What follows belongs to an exercise in optimizing a design on an open flow for a short achievable clock period and few clock cycles; a production flow would make more cautious choices. Only simulation tests tie the RTL to the original design; equivalence was not proved. The series may have gaps, and a smaller design here may also do less where the tests do not look. Power and IR drop assume default switching activity.

## flow/design.v in outline (module list and top-level ports)
// module alu: 48 lines
// module imm_signed: 7 lines
// module program_count: 18 lines
// module instr_reg: 24 lines
// module general_reg: 31 lines
// module dbg_mux: 44 lines
// module g_inv: 3 lines
// module g_nand2: 3 lines
// module g_nand3: 3 lines
// module g_nand4: 3 lines
// module g_nor2: 3 lines
// module g_aoi22: 3 lines
// module mul_csa: 3855 lines
// module status_flag: 12 lines
// module dbg_regs: 29 lines
// module datapath_multi: 22 lines
// module control_unit_multi: 69 lines
// module cpu_top: 181 lines
module cpu_top (
    input  logic        clk,
    input  logic        rst_n,
    input  logic        mode,
    input  logic [3:0]  REG_addr_dbg,
    input  logic        reg_sel_dbg,
    output logic [12:0] imem_addr,
    input  logic [31:0] imem_rdata,
    output logic [12:0] dmem_addr,
    output logic [31:0] dmem_wdata,
    output logic        dmem_wen,
    output logic        dmem_en,
    input  logic [31:0] dmem_rdata,
    output logic [31:0] status_reg,
    output logic [15:0] REG_dbg
);
  // ...
==> flow/flow/run.sh <==
#!/bin/bash
set -euo pipefail
bash standard.sh synth > synth.log 2>&1
DU="$(awk '/export DONT_USE_CELLS \+=/{f=1; next} f{print; if ($0 !~ /\\$/) f=0}' \
      "$FLOW_HOME/platforms/sky130hd/config.mk" | tr -d '\\' | tr -s ' \n' ' ')"
DU="$DU sky130_fd_sc_hd__clkinvlp_2 sky130_fd_sc_hd__clkinvlp_4"
bash standard.sh SETUP_SLACK_MARGIN=6.5 "DONT_USE_CELLS=$DU" finish > standard.log 2>&1
==> flow/standard.sh <==
#!/bin/bash
# synth_recipe.tcl (not shown) runs the flow's synth.tcl, then flattens the netlist and writes it again
# the make line also repeats each setting of config.mk as NAME=value (left out here)
make -C /OpenROAD-flow-scripts/flow DESIGN_CONFIG=/design/flow/config.mk WORK_HOME=/design/flow/orfs CLKGATE_MAP_FILE= SYNTH_SCRIPT=/design/flow/synth_recipe.tcl "${@:-finish}"
==> flow/config.mk <==
export PLATFORM = sky130hd
export DESIGN_NAME = cpu_top
export DESIGN_NICKNAME = cpu_top
export VERILOG_FILES = /design/flow/design.v
export SDC_FILE = /design/flow/constraint.sdc
export NUM_CORES = 4
export LEC_CHECK = 0
export CAP_MARGIN = 20
export CORE_MARGIN = 2
export CORE_UTILIZATION = 40
export SLEW_MARGIN = 20
export SYNTH_HIERARCHICAL = 1
==> flow/constraint.sdc <==
create_clock -name core_clock -period 12.0 [get_ports {clk}]
set_input_delay 2.4000 -clock core_clock [delete_from_list [all_inputs] [get_ports {clk}]]
set_output_delay 2.4000 -clock core_clock [all_outputs]
set_load 0.01 [all_outputs]
run_1/power_grid.png
The bar under the picture is 200 um long. Pins as bars on the die edge.
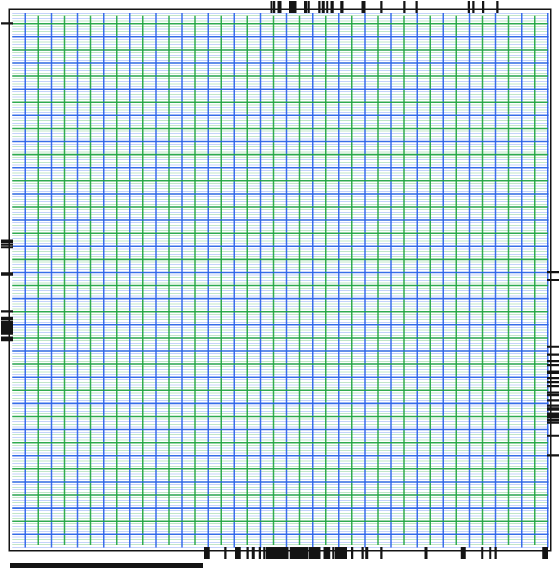
[VSS] blue
[VDD] green
rows: 204
signal pins: 180
met5 straps: 40
met4 straps: 41
met1 rails: 205

run_1/placement_by_type.png
The bar under the picture is 200 um long.
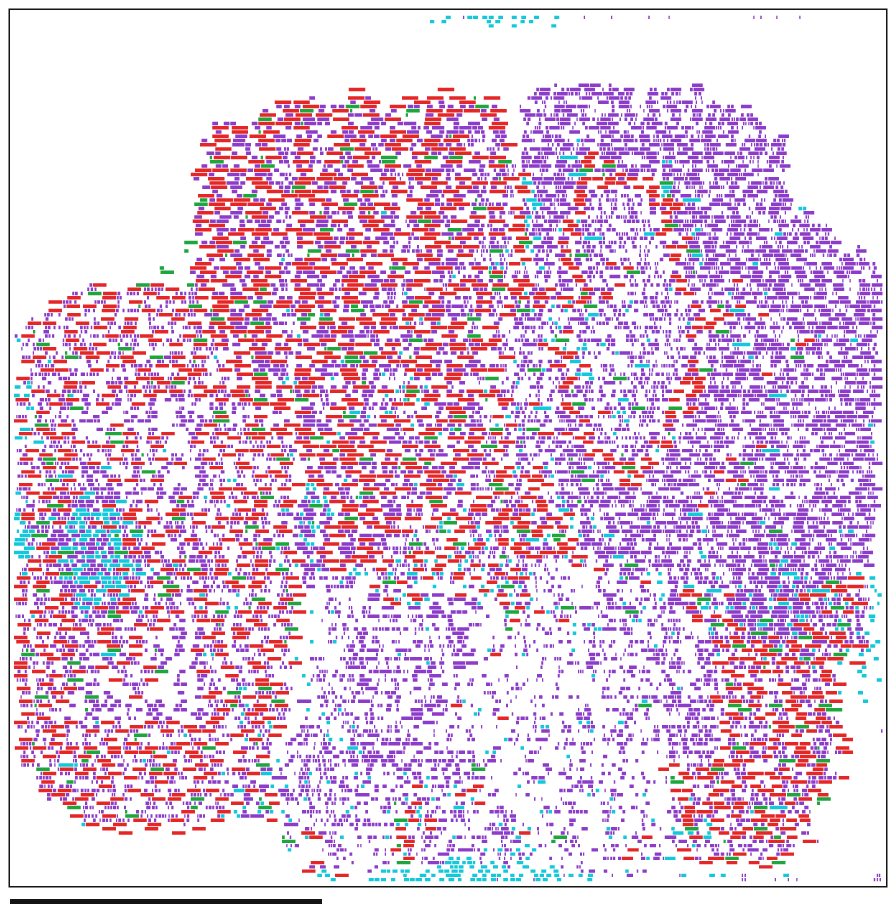
[other buffers and delay cells] cyan | cells: 739
[flops] red | cells: 1484
[combinational and other logic] purple | cells: 10164
[clock drivers and dummy loads] green | cells: 326

run_1/clk_routes.png
The bar under the picture is 200 um long.
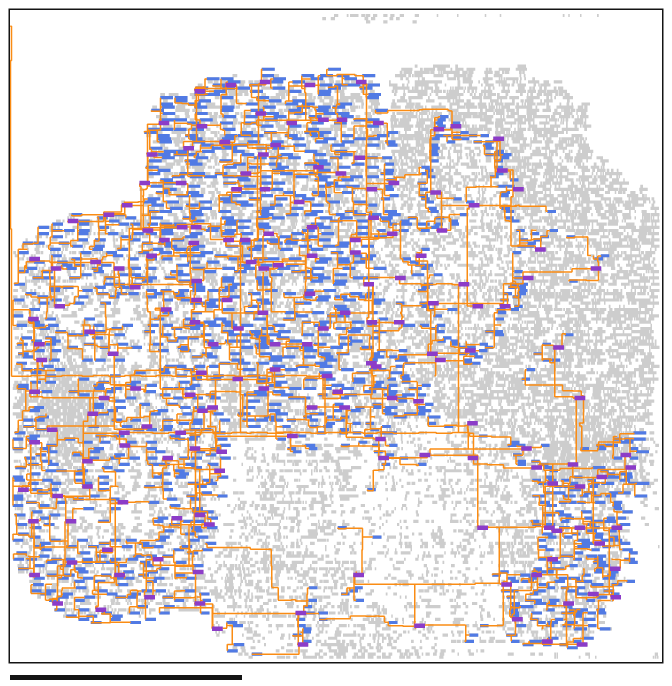
[clock wires] orange | length: 23.5 mm
[clock drivers] purple | count: 182
[flip-flops] blue | count: 1484
flops lie: all over the die

run_1/wires.png
The bar under the picture is 200 um long.
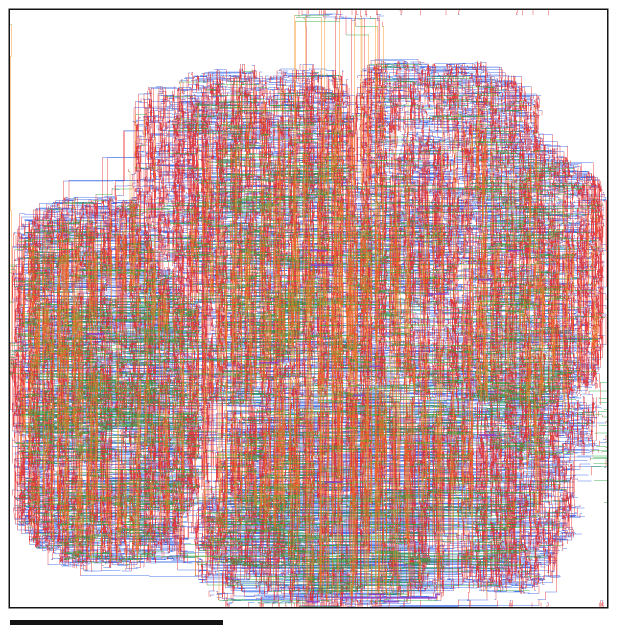
[metal 1] blue | wire length: 225 mm
[metal 5] purple | wire length: 287 um
[metal 2] red | wire length: 260 mm
[metal 3] green | wire length: 77.5 mm
[metal 4] orange | wire length: 58.0 mm

==> results.tsv, run 1 <==
metric	value	unit
top_layer	met5	
start_kind	input port	
cp.arrival	3.82	ns
drt-initial-drc-count	16305	
ant_nets	0	
grt_start_max_net_pins	141	
start_util	40.2	%
finClkSkew	0.137	ns
fin_crit_sh	51.8	%
area_growth	12.1	%
layout_setup_ws	5.78	ns
cts_made_buffers	182	
hold_depth	0	
firstDrtPassIters	9	
dp_slack	3.97	ns
portBuffers	150	
wirelength	620	mm
drive_above_1_share	19.4	%
antenna_found_initial	67	
place_congestion	1.07	
netlist_instances	12882	
placed_area	0.129	sq mm
clock_sinks	1484	
setup_tns	0	ns
fin_nets	13791	
path_class	input port to primary output	
worstHoldPathType	flip-flop to flip-flop	
whs	0.325	ns
worst_slew_pin_slew	1.26	ns
utilization	45.0	%
viasPerCell	6.62	
ys.warnings.count	14	
drv_slew	0	
leakage	54.1	nW
final_cells	16869	
rows	204	
avgSynthCellArea	9.63	sq um
die_area	0.315	sq mm
grt_overflow	0	
dieHeight	561	um
worst-path-max-fanout	5	
max_freq	161	MHz
coreArea	0.309	sq mm
cp_data_required_time	9.60	ns
post_drt_wl_per_cell	36.8	um
finalPower	47.0	mW
synth_area	0.124	sq mm
status	complete, no violations	
final_hold_viol_count	0	
htree_num_levels	4	
drt-met1-wl	225	mm
dpl.hpwl	401	mm
design_area	0.139	sq mm
finalSetupViolCount	0	
mostFrequentLayoutCells	inv_1, nand2_1, fa_1	
ioPinCount	180	
ff2ff_path_depth	12	
Testbench counts for the RTL of run 1, summed over its fixed seeds: cycles 42,690.
run 1: power breakdown:
| group | switching, mW | internal, mW |
|---|---|---|
| Combinational | 19.7 | 12.5 |
| Sequential | 1.31 | 7.87 |
| Clock | 2.47 | 3.24 |
run 1: final cells by class:
class                      instances  area [sq um]
antenna                           36          90.1
inverter                        1169          4460
timing repair buffer             739          7540
fill                           29486        170000
tap                             4120          5150
clock buffer                     240          5120
clock inverter                    86           805
sequential                      1484         38000
multi-input combinational       8995         77900
run 1: routing by layer:
metal / vias to the layer above / GRT usage, %
met5: - / 0.211
met4: 30 / 29.3
met3: 2382 / 11.5
met2: 8953 / 55.7
met1: 55944 / 47.9
li1: 44315 / -
run 1: what timing repair did:
item                                    in CTS  in global routing
setup buffers                              160                 19
gates cloned                                15                  3
pin swaps                                  149                 74
endpoints found under the setup margin     462                331
hold buffers                                 0                  0
resized for setup                          532                124
run 1: worst max-delay path, delay by kind of cell:
kind	cells	cell delay, ns
buf+inv	5	0.66
compound gates	1	0.19
simple gates	5	0.56
==> run 1 -> run 2 <==
--- a/flow/flow/run.sh
+++ b/flow/flow/run.sh
@@ -6,2 +6,2 @@
 DU="$DU sky130_fd_sc_hd__clkinvlp_2 sky130_fd_sc_hd__clkinvlp_4"
-bash standard.sh SETUP_SLACK_MARGIN=6.5 "DONT_USE_CELLS=$DU" finish > standard.log 2>&1
+bash standard.sh SETUP_SLACK_MARGIN=7.5 "DONT_USE_CELLS=$DU" finish > standard.log 2>&1
run_2/placement_by_type.png
The bar under the picture is 200 um long.
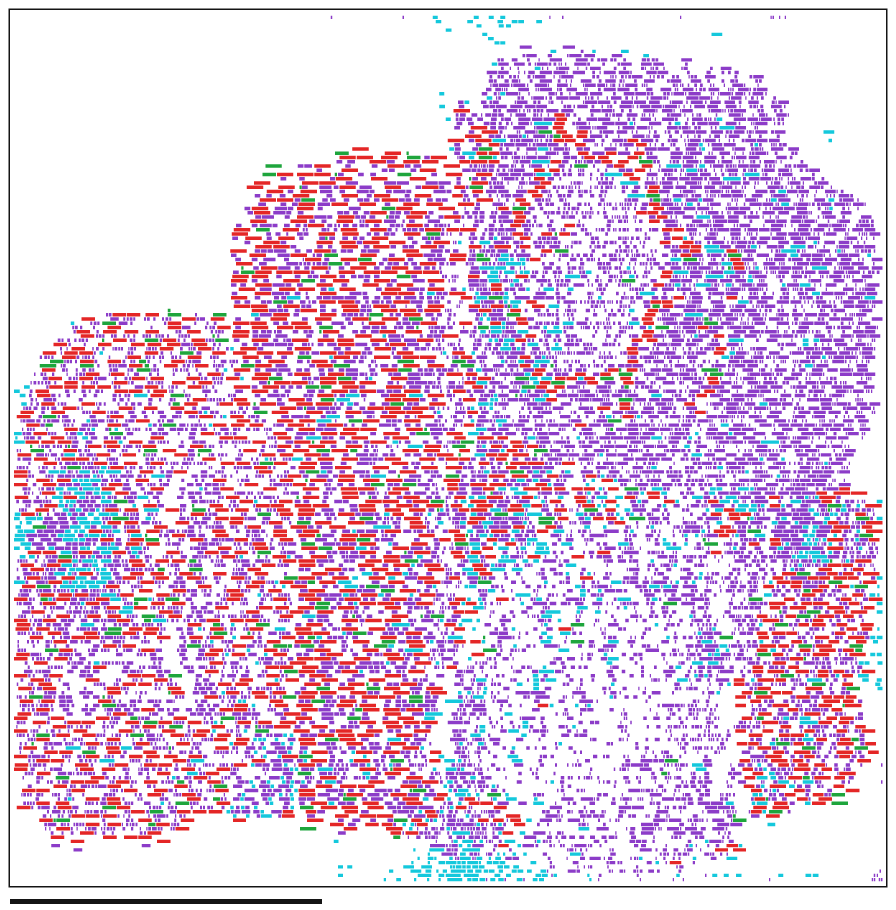
[clock drivers and dummy loads] green | cells: 307
[other buffers and delay cells] cyan | cells: 991
[flops] red | cells: 1484
[combinational and other logic] purple | cells: 10173
final core utilization: 48.2%
Core Region: 0.309 sq mm
Seq/total area: 25.6%

run_2/wires.png
The bar under the picture is 200 um long.
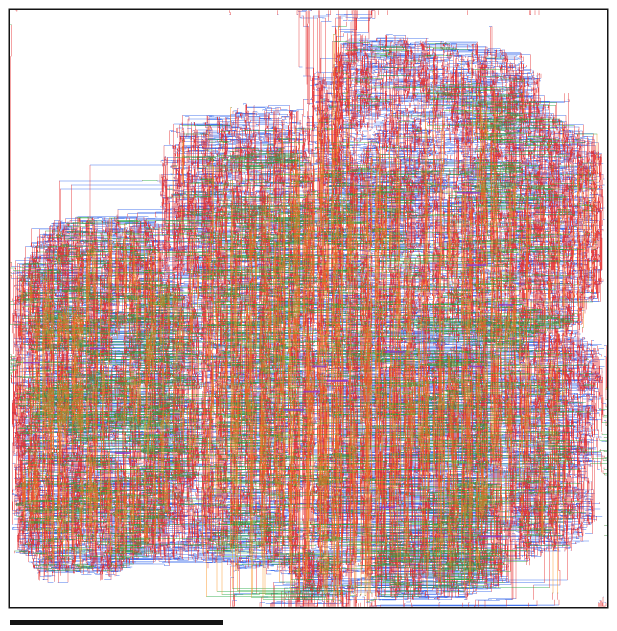
[metal 1] blue | wire length: 218 mm
[metal 5] purple | wire length: 212 um
[metal 4] orange | wire length: 61.2 mm
[metal 2] red | wire length: 263 mm
[metal 3] green | wire length: 85.0 mm
wire per inst: 36.7 um
WL final: 628 mm

run_2/power_grid.png
The bar under the picture is 200 um long. Pins as bars on the die edge.
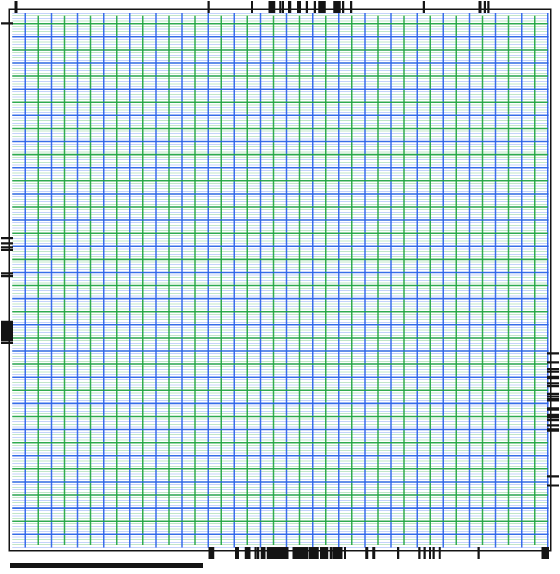
[VDD] green
[VSS] blue
rows: 204
met1 rails: 205
signal pins: 180
met5 straps: 40
met4 straps: 41
Die X: 561 um
Die Y-Extent: 561 um

==> results.tsv, run 2 <==
metric	value	unit	change
design_area	0.149	sq mm	+7.1%
dp_slack	3.99	ns	+0.0196 ns
fin_crit_sh	52.6	%	+0.75 points
biggestCellCategory	multi-input gates		
postCtsHoldBufs	0		unchanged
clock_buffers	243		+1.3%
whs	0.297	ns	-0.0280 ns
cp.arrival	3.91	ns	+0.09 ns
antenna_found_initial	63		-6.0%
place_congestion	1.06		-0.73%
setup_tns	0	ns	unchanged
start_kind	input port		
layout_setup_ws	5.69	ns	-0.0903 ns
mostFrequentLayoutCells	nand2_1, inv_1, fa_1		
htree_num_levels	4		unchanged
cp_data_required_time	9.60	ns	about the same
die_area	0.315	sq mm	unchanged
avgSynthCellArea	9.63	sq um	unchanged
leakage	57.5	nW	+6.2%
drt-initial-drc-count	18146		+11%
firstDrtPassIters	11		+2
cts_made_buffers	176		-3.3%
worst_slew_pin_slew	1.45	ns	+0.185 ns
multi_input_gates	9003		+0.089%
multiInputGateArea	0.0827	sq mm	+6.2%
finalPower	49.7	mW	+5.7%
area_growth	20.1	%	
start_util	40.2	%	unchanged
portBuffers	150		unchanged
multi_input_area_share	55.5	%	-0.48 points
drv_slew	0		unchanged
n_all_inverters	1170		+0.086%
ioPinCount	180		unchanged
clock_sinks	1484		unchanged
netlist_instances	12882		unchanged
status	complete, no violations		
worstHoldPathType	flip-flop to flip-flop		
buffers	991		+34%
bufAreaShareNonClock	8.43	%	+3.0 points
path_class	input port to primary output		
drive_above_1_share	27.9	%	+8.5 points
final_cells	17112		+1.4%
run 2: worst max-delay path: stages:
cell and delay (ns):
buf_12 0.13, inv_16 0.05, nand3_4 0.14, nor2_4 0.07, buf_12 0.16, buf_6 0.12
a22oi_2 0.25, nand4_1 0.14, nor2_2 0.19, nand2_2 0.11, buf_6 0.14
run 2: timing repair:
item,in CTS,in global routing
hold endpoints to repair,0,0
cloned,49,29
pin swaps,404,443
buffers inserted,307,133
endpoints found under the setup margin,1113,764
resized for setup,1520,978
run 2: per-layer routing:
metal,up-vias,GRT usage [%],part of all wire [%]
met5,-,0.120,0.034
met4,28,30.4,9.8
met3,2761,11.6,14
met2,9574,56.3,42
met1,57066,46.6,35
li1,44881,-,-
run 2: report_power, final:
group	leakage [nW]	switching [mW]	internal, mW	total [mW]
Clock	2.91	2.43	3.25	5.67
Sequential	14.2	1.28	7.87	9.15
Combinational	40.4	20.4	14.5	34.9
==> run 2 -> run 3 <==
--- a/flow/design.v
+++ b/flow/design.v
@@ -134,29 +134,29 @@
 );
-    logic [4:0] a, an;
-    assign a = {addr, sel};
+    logic [3:0] an;
     genvar i, j, k;
     generate
-        for (i = 0; i < 5; i = i + 1) begin : g_inv
-            g_inv u (.a(a[i]), .y(an[i]));
+        for (i = 0; i < 4; i = i + 1) begin : g_inv
+            g_inv u (.a(addr[i]), .y(an[i]));
         end
-        logic [3:0] pa_n;
-        logic [7:0] pb_n;
+        logic [3:0] pa_n, pb_n;
         for (k = 0; k < 4; k = k + 1) begin : g_pa
-            g_nand2 u (.a(k[0] ? a[1] : an[1]), .b(k[1] ? a[2] : an[2]), .y(pa_n[k]));
+            g_nand2 ua (.a(k[0] ? addr[0] : an[0]), .b(k[1] ? addr[1] : an[1]), .y(pa_n[k]));
+            g_nand2 ub (.a(k[0] ? addr[2] : an[2]), .b(k[1] ? addr[3] : an[3]), .y(pb_n[k]));
         end
-        for (k = 0; k < 8; k = k + 1) begin : g_pb
-            g_nand3 u (.a(k[0] ? a[0] : an[0]), .b(k[1] ? a[3] : an[3]), .c(k[2] ? a[4] : an[4]), .y(pb_n[k]));
+        logic [15:0] d;      
+        for (k = 1; k < 16; k = k + 1) begin : g_d
+            g_nor2 u (.a(pa_n[k & 3]), .b(pb_n[k >> 2]), .y(d[k]));
         end
-        logic [31:0] dsel;
-        for (k = 2; k < 32; k = k + 1) begin : g_dsel
-            g_nor2 u (.a(pa_n[(k >> 1) & 3]), .b(pb_n[((k >> 3) << 1) | (k & 1)]), .y(dsel[k]));
-        end
-        assign dsel[1:0] = 2'b00;
+        assign d[0] = 1'b0;
         for (j = 0; j < 16; j = j + 1) begin : g_bit
-            logic [14:0] p_n;    
-            logic [3:0]  q;      
-            logic [1:0]  r_n;
-            for (i = 0; i < 15; i = i + 1) begin : g_p
-                g_aoi22 u (.a(dsel[2 + 2*i]), .b(regs[(2 + 2*i)*16 + j]),
-                           .c(dsel[3 + 2*i]), .d(regs[(3 + 2*i)*16 + j]), .y(p_n[i]));
+            logic [15:0] m;      
+            logic [7:0]  p_n;
+            logic [1:0]  q;
+            logic        r_n;
+            assign m[0] = 1'b0;
+            for (i = 1; i < 16; i = i + 1) begin : g_m
+                g_mux2i u (.a0(~regs[(2*i)*16 + j]), .a1(~regs[(2*i+1)*16 + j]), .s(sel), .y(m[i]));
+            end
+            for (i = 0; i < 8; i = i + 1) begin : g_p
+                g_aoi22 u (.a(d[2*i]), .b(m[2*i]), .c(d[2*i+1]), .d(m[2*i+1]), .y(p_n[i]));
             end
@@ -164,7 +164,4 @@
             g_nand4 u_q1 (.a(p_n[4]), .b(p_n[5]), .c(p_n[6]), .d(p_n[7]), .y(q[1]));
-            g_nand4 u_q2 (.a(p_n[8]), .b(p_n[9]), .c(p_n[10]), .d(p_n[11]), .y(q[2]));
-            g_nand3 u_q3 (.a(p_n[12]), .b(p_n[13]), .c(p_n[14]), .y(q[3]));
-            g_nor2 u_r0 (.a(q[0]), .b(q[1]), .y(r_n[0]));
-            g_nor2 u_r1 (.a(q[2]), .b(q[3]), .y(r_n[1]));
-            g_nand2 u_o (.a(r_n[0]), .b(r_n[1]), .y(data[j]));
+            g_nor2 u_r (.a(q[0]), .b(q[1]), .y(r_n));
+            g_inv u_o (.a(r_n), .y(data[j]));
         end
@@ -172,2 +169,5 @@
 endmodule
+module g_mux2i (input logic a0, a1, s, output logic y);
+    assign y = ~(s ? a1 : a0);
+endmodule
 module g_inv (input logic a, output logic y);
run_3/power_grid.png
The bar under the picture is 200 um long. Pins as bars on the die edge.
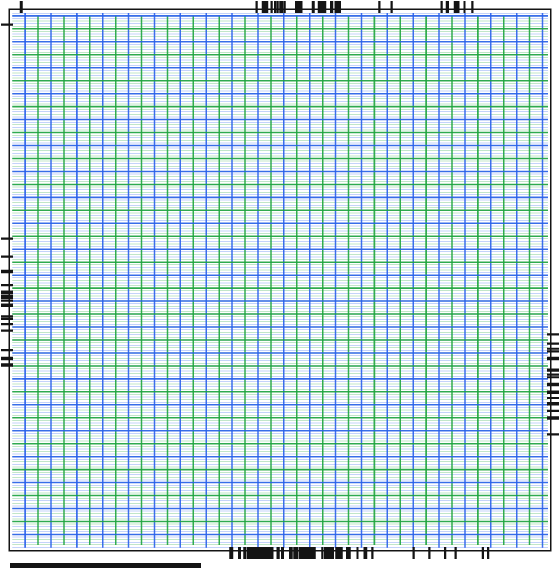
[VDD] green
[VSS] blue
met4 straps: 41
signal pins: 180
met1 rails: 207
Die Y-Extent: 566 um
Die X: 566 um
maximum VDD drop: 961 uV
Core Region: 0.315 sq mm

run_3/wires.png
The bar under the picture is 200 um long.
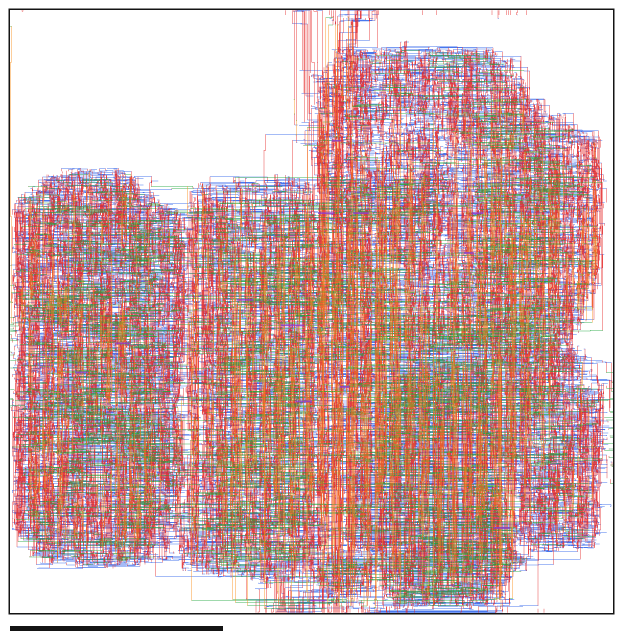
[metal 2] red | wire length: 254 mm
[metal 1] blue | wire length: 215 mm
[metal 5] purple | wire length: 156 um
[metal 3] green | wire length: 80.6 mm
[metal 4] orange | wire length: 55.8 mm

run_3/clocks.png
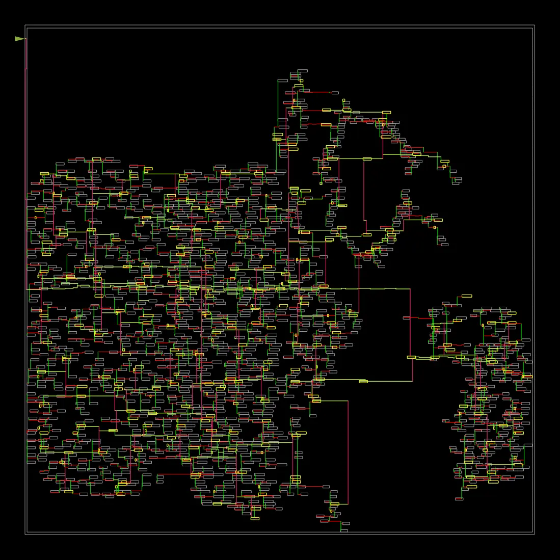
sequential cell count: 1484
P_clk: 5.77 mW
CTS Buf Count: 178
Clock Sinks: 1484
clock insertion delay at the later pin of the skew report: 0.93 ns

==> results.tsv, run 3 <==
metric	value	unit	change
design_area	0.148	sq mm	-0.58%
start_kind	input port		
switchingPower	24.0	mW	-0.54%
drt-initial-drc-count	17059		-6.0%
cp.arrival	3.76	ns	-0.15 ns
bufAreaShareNonClock	7.57	%	-0.86 points
finalPower	49.8	mW	+0.18%
cp_data_required_time	9.60	ns	about the same
status	complete, no violations		
whs	0.334	ns	+0.0370 ns
utilization	47.0	%	-1.2 points
netlist_instances	13423		+4.2%
grt_pass1_wl	845	mm	
hold_depth	0		
layout_setup_ws	5.84	ns	+0.147 ns
n_all_inverters	1666		+42%
avgSynthCellArea	9.43	sq um	-2.1%
biggestCellCategory	multi-input gates		
switching_share	48.2	%	-0.35 points
htree_num_levels	4		unchanged
dp_slack	4.00	ns	+0.0145 ns
multi_input_gates	9075		+0.80%
start_util	40.2	%	about the same
path_class	input port to primary output		
fin_crit_sh	51.3	%	-1.2 points
p_int	25.8	mW	+0.86%
sh_seq_area	25.7	%	+0.16 points
worst-path-max-fanout	8		
grtUsageTotal	36.4	%	
firstDrtPassIters	9		-2
drv_slew	0		unchanged
buffers	906		-8.6%
die_area	0.321	sq mm	+2.0%
clock_buffers	231		-4.9%
worstHoldPathType	flip-flop to flip-flop		
post_drt_wl_per_cell	34.4	um	-6.3%
worst_slew_pin_slew	1.27	ns	-0.175 ns
antenna_found_initial	53		-16%
area_growth	17.0	%	
portBuffers	150		unchanged
p_comb_share	70.9	%	+0.7 points
wirelength	606	mm	-3.4%
multiInputGateArea	0.0811	sq mm	-1.9%
multi_input_area_share	54.8	%	-0.75 points
postCtsHoldBufs	0		unchanged
grt_start_max_net_pins	157		
pwr-share-seq	17.5	%	-0.9 points
endpoint_kind	primary output		
final_cells	17637		+3.1%
mostFrequentLayoutCells	inv_1, nand2_1, fa_1		
cts_tree	built		
finalSetupViolCount	0		
rsz0062_at_grt	true		
place_congestion	1.03		-2.2%
ioPinCount	180		unchanged
setup_tns	0	ns	unchanged
clockPowerShare	11.6	%	+0.2 points
drive_above_1_share	23.1	%	-4.8 points
leakage	60.5	nW	+5.4%
Testbench counts for the RTL of run 3, summed over its fixed seeds: cycles 42,690.
run 3: cell count changes in the layout (fill, tap and decap cells not counted), moves of 43 or more:
cell	previous run	this run
mux2_4	112	69
inv_1	999	1505
mux2i_1	309	546
fa_2	226	182
nor3_1	337	447
a22oi_2	247	134
nor3_4	94	14
fa_1	687	731
run 3: repair_timing:
item,4_1_cts,5_1_grt
pin swaps,379,239
resized for setup,1386,462
endpoints found under the setup margin,1130,870
gates cloned,55,19
setup buffers,273,80
run 3: routing by layer:
metal / global-route usage, % / share of wire (%)
met5: 0.0297 / 0.026
met4: 26.6 / 9.2
met3: 10.7 / 13
met2: 53.2 / 42
met1: 45.5 / 36
run 3: power groups by stage:
stage	clock network [mW]	registers (mW)	logic [mW]
final	5.77	8.72	35.3
after CTS	5.77	8.65	33.1
after global placement	0	8.75	30.4
after global routing	5.95	8.80	37.9
after floorplan	0	8.45	25.3
after detailed placement	0	8.74	30.2
run 3: worst max-delay path, cell delays in order:
cell     delay [ns]
buf_16         0.16
buf_16         0.17
buf_4          0.15
mux2i_1        0.13
a22oi_2        0.17
nand4_1        0.15
nor2_4         0.23
inv_1          0.06
buf_2          0.14

==> separate check: timing with driven ports <==
How much do the figures lean on ideal ports? The routed layouts below were timed once more, with nothing changed but the port constraints.
Step 1 assumes that a clkbuf_16 drives the clock port and a buf_2 every other input.
Step 2 adds t to the input delays and takes it off the output delays; t is the mean of the earliest and latest rising clock arrival at the registers after step 1. Input paths then give back, and output paths get back, about the clock's delay inside the block.
Slacks: no drivers / after step 1 / after step 2; pairs: no drivers / after step 1.
run	t, ns	setup WS [ns]	worst setup path after step 2
run 1	0.997	5.783 / 5.704 / 5.321	input to register
run 2	0.998	5.693 / 5.627 / 5.627	input to output
run 3	0.965	5.840 / 5.429 / 5.429	input to output
After both steps setup and hold are still met in every run listed. For run 1, which loses most, drivers alone change the setup slack by -0.079 ns; drivers and shift together by -0.462 ns.
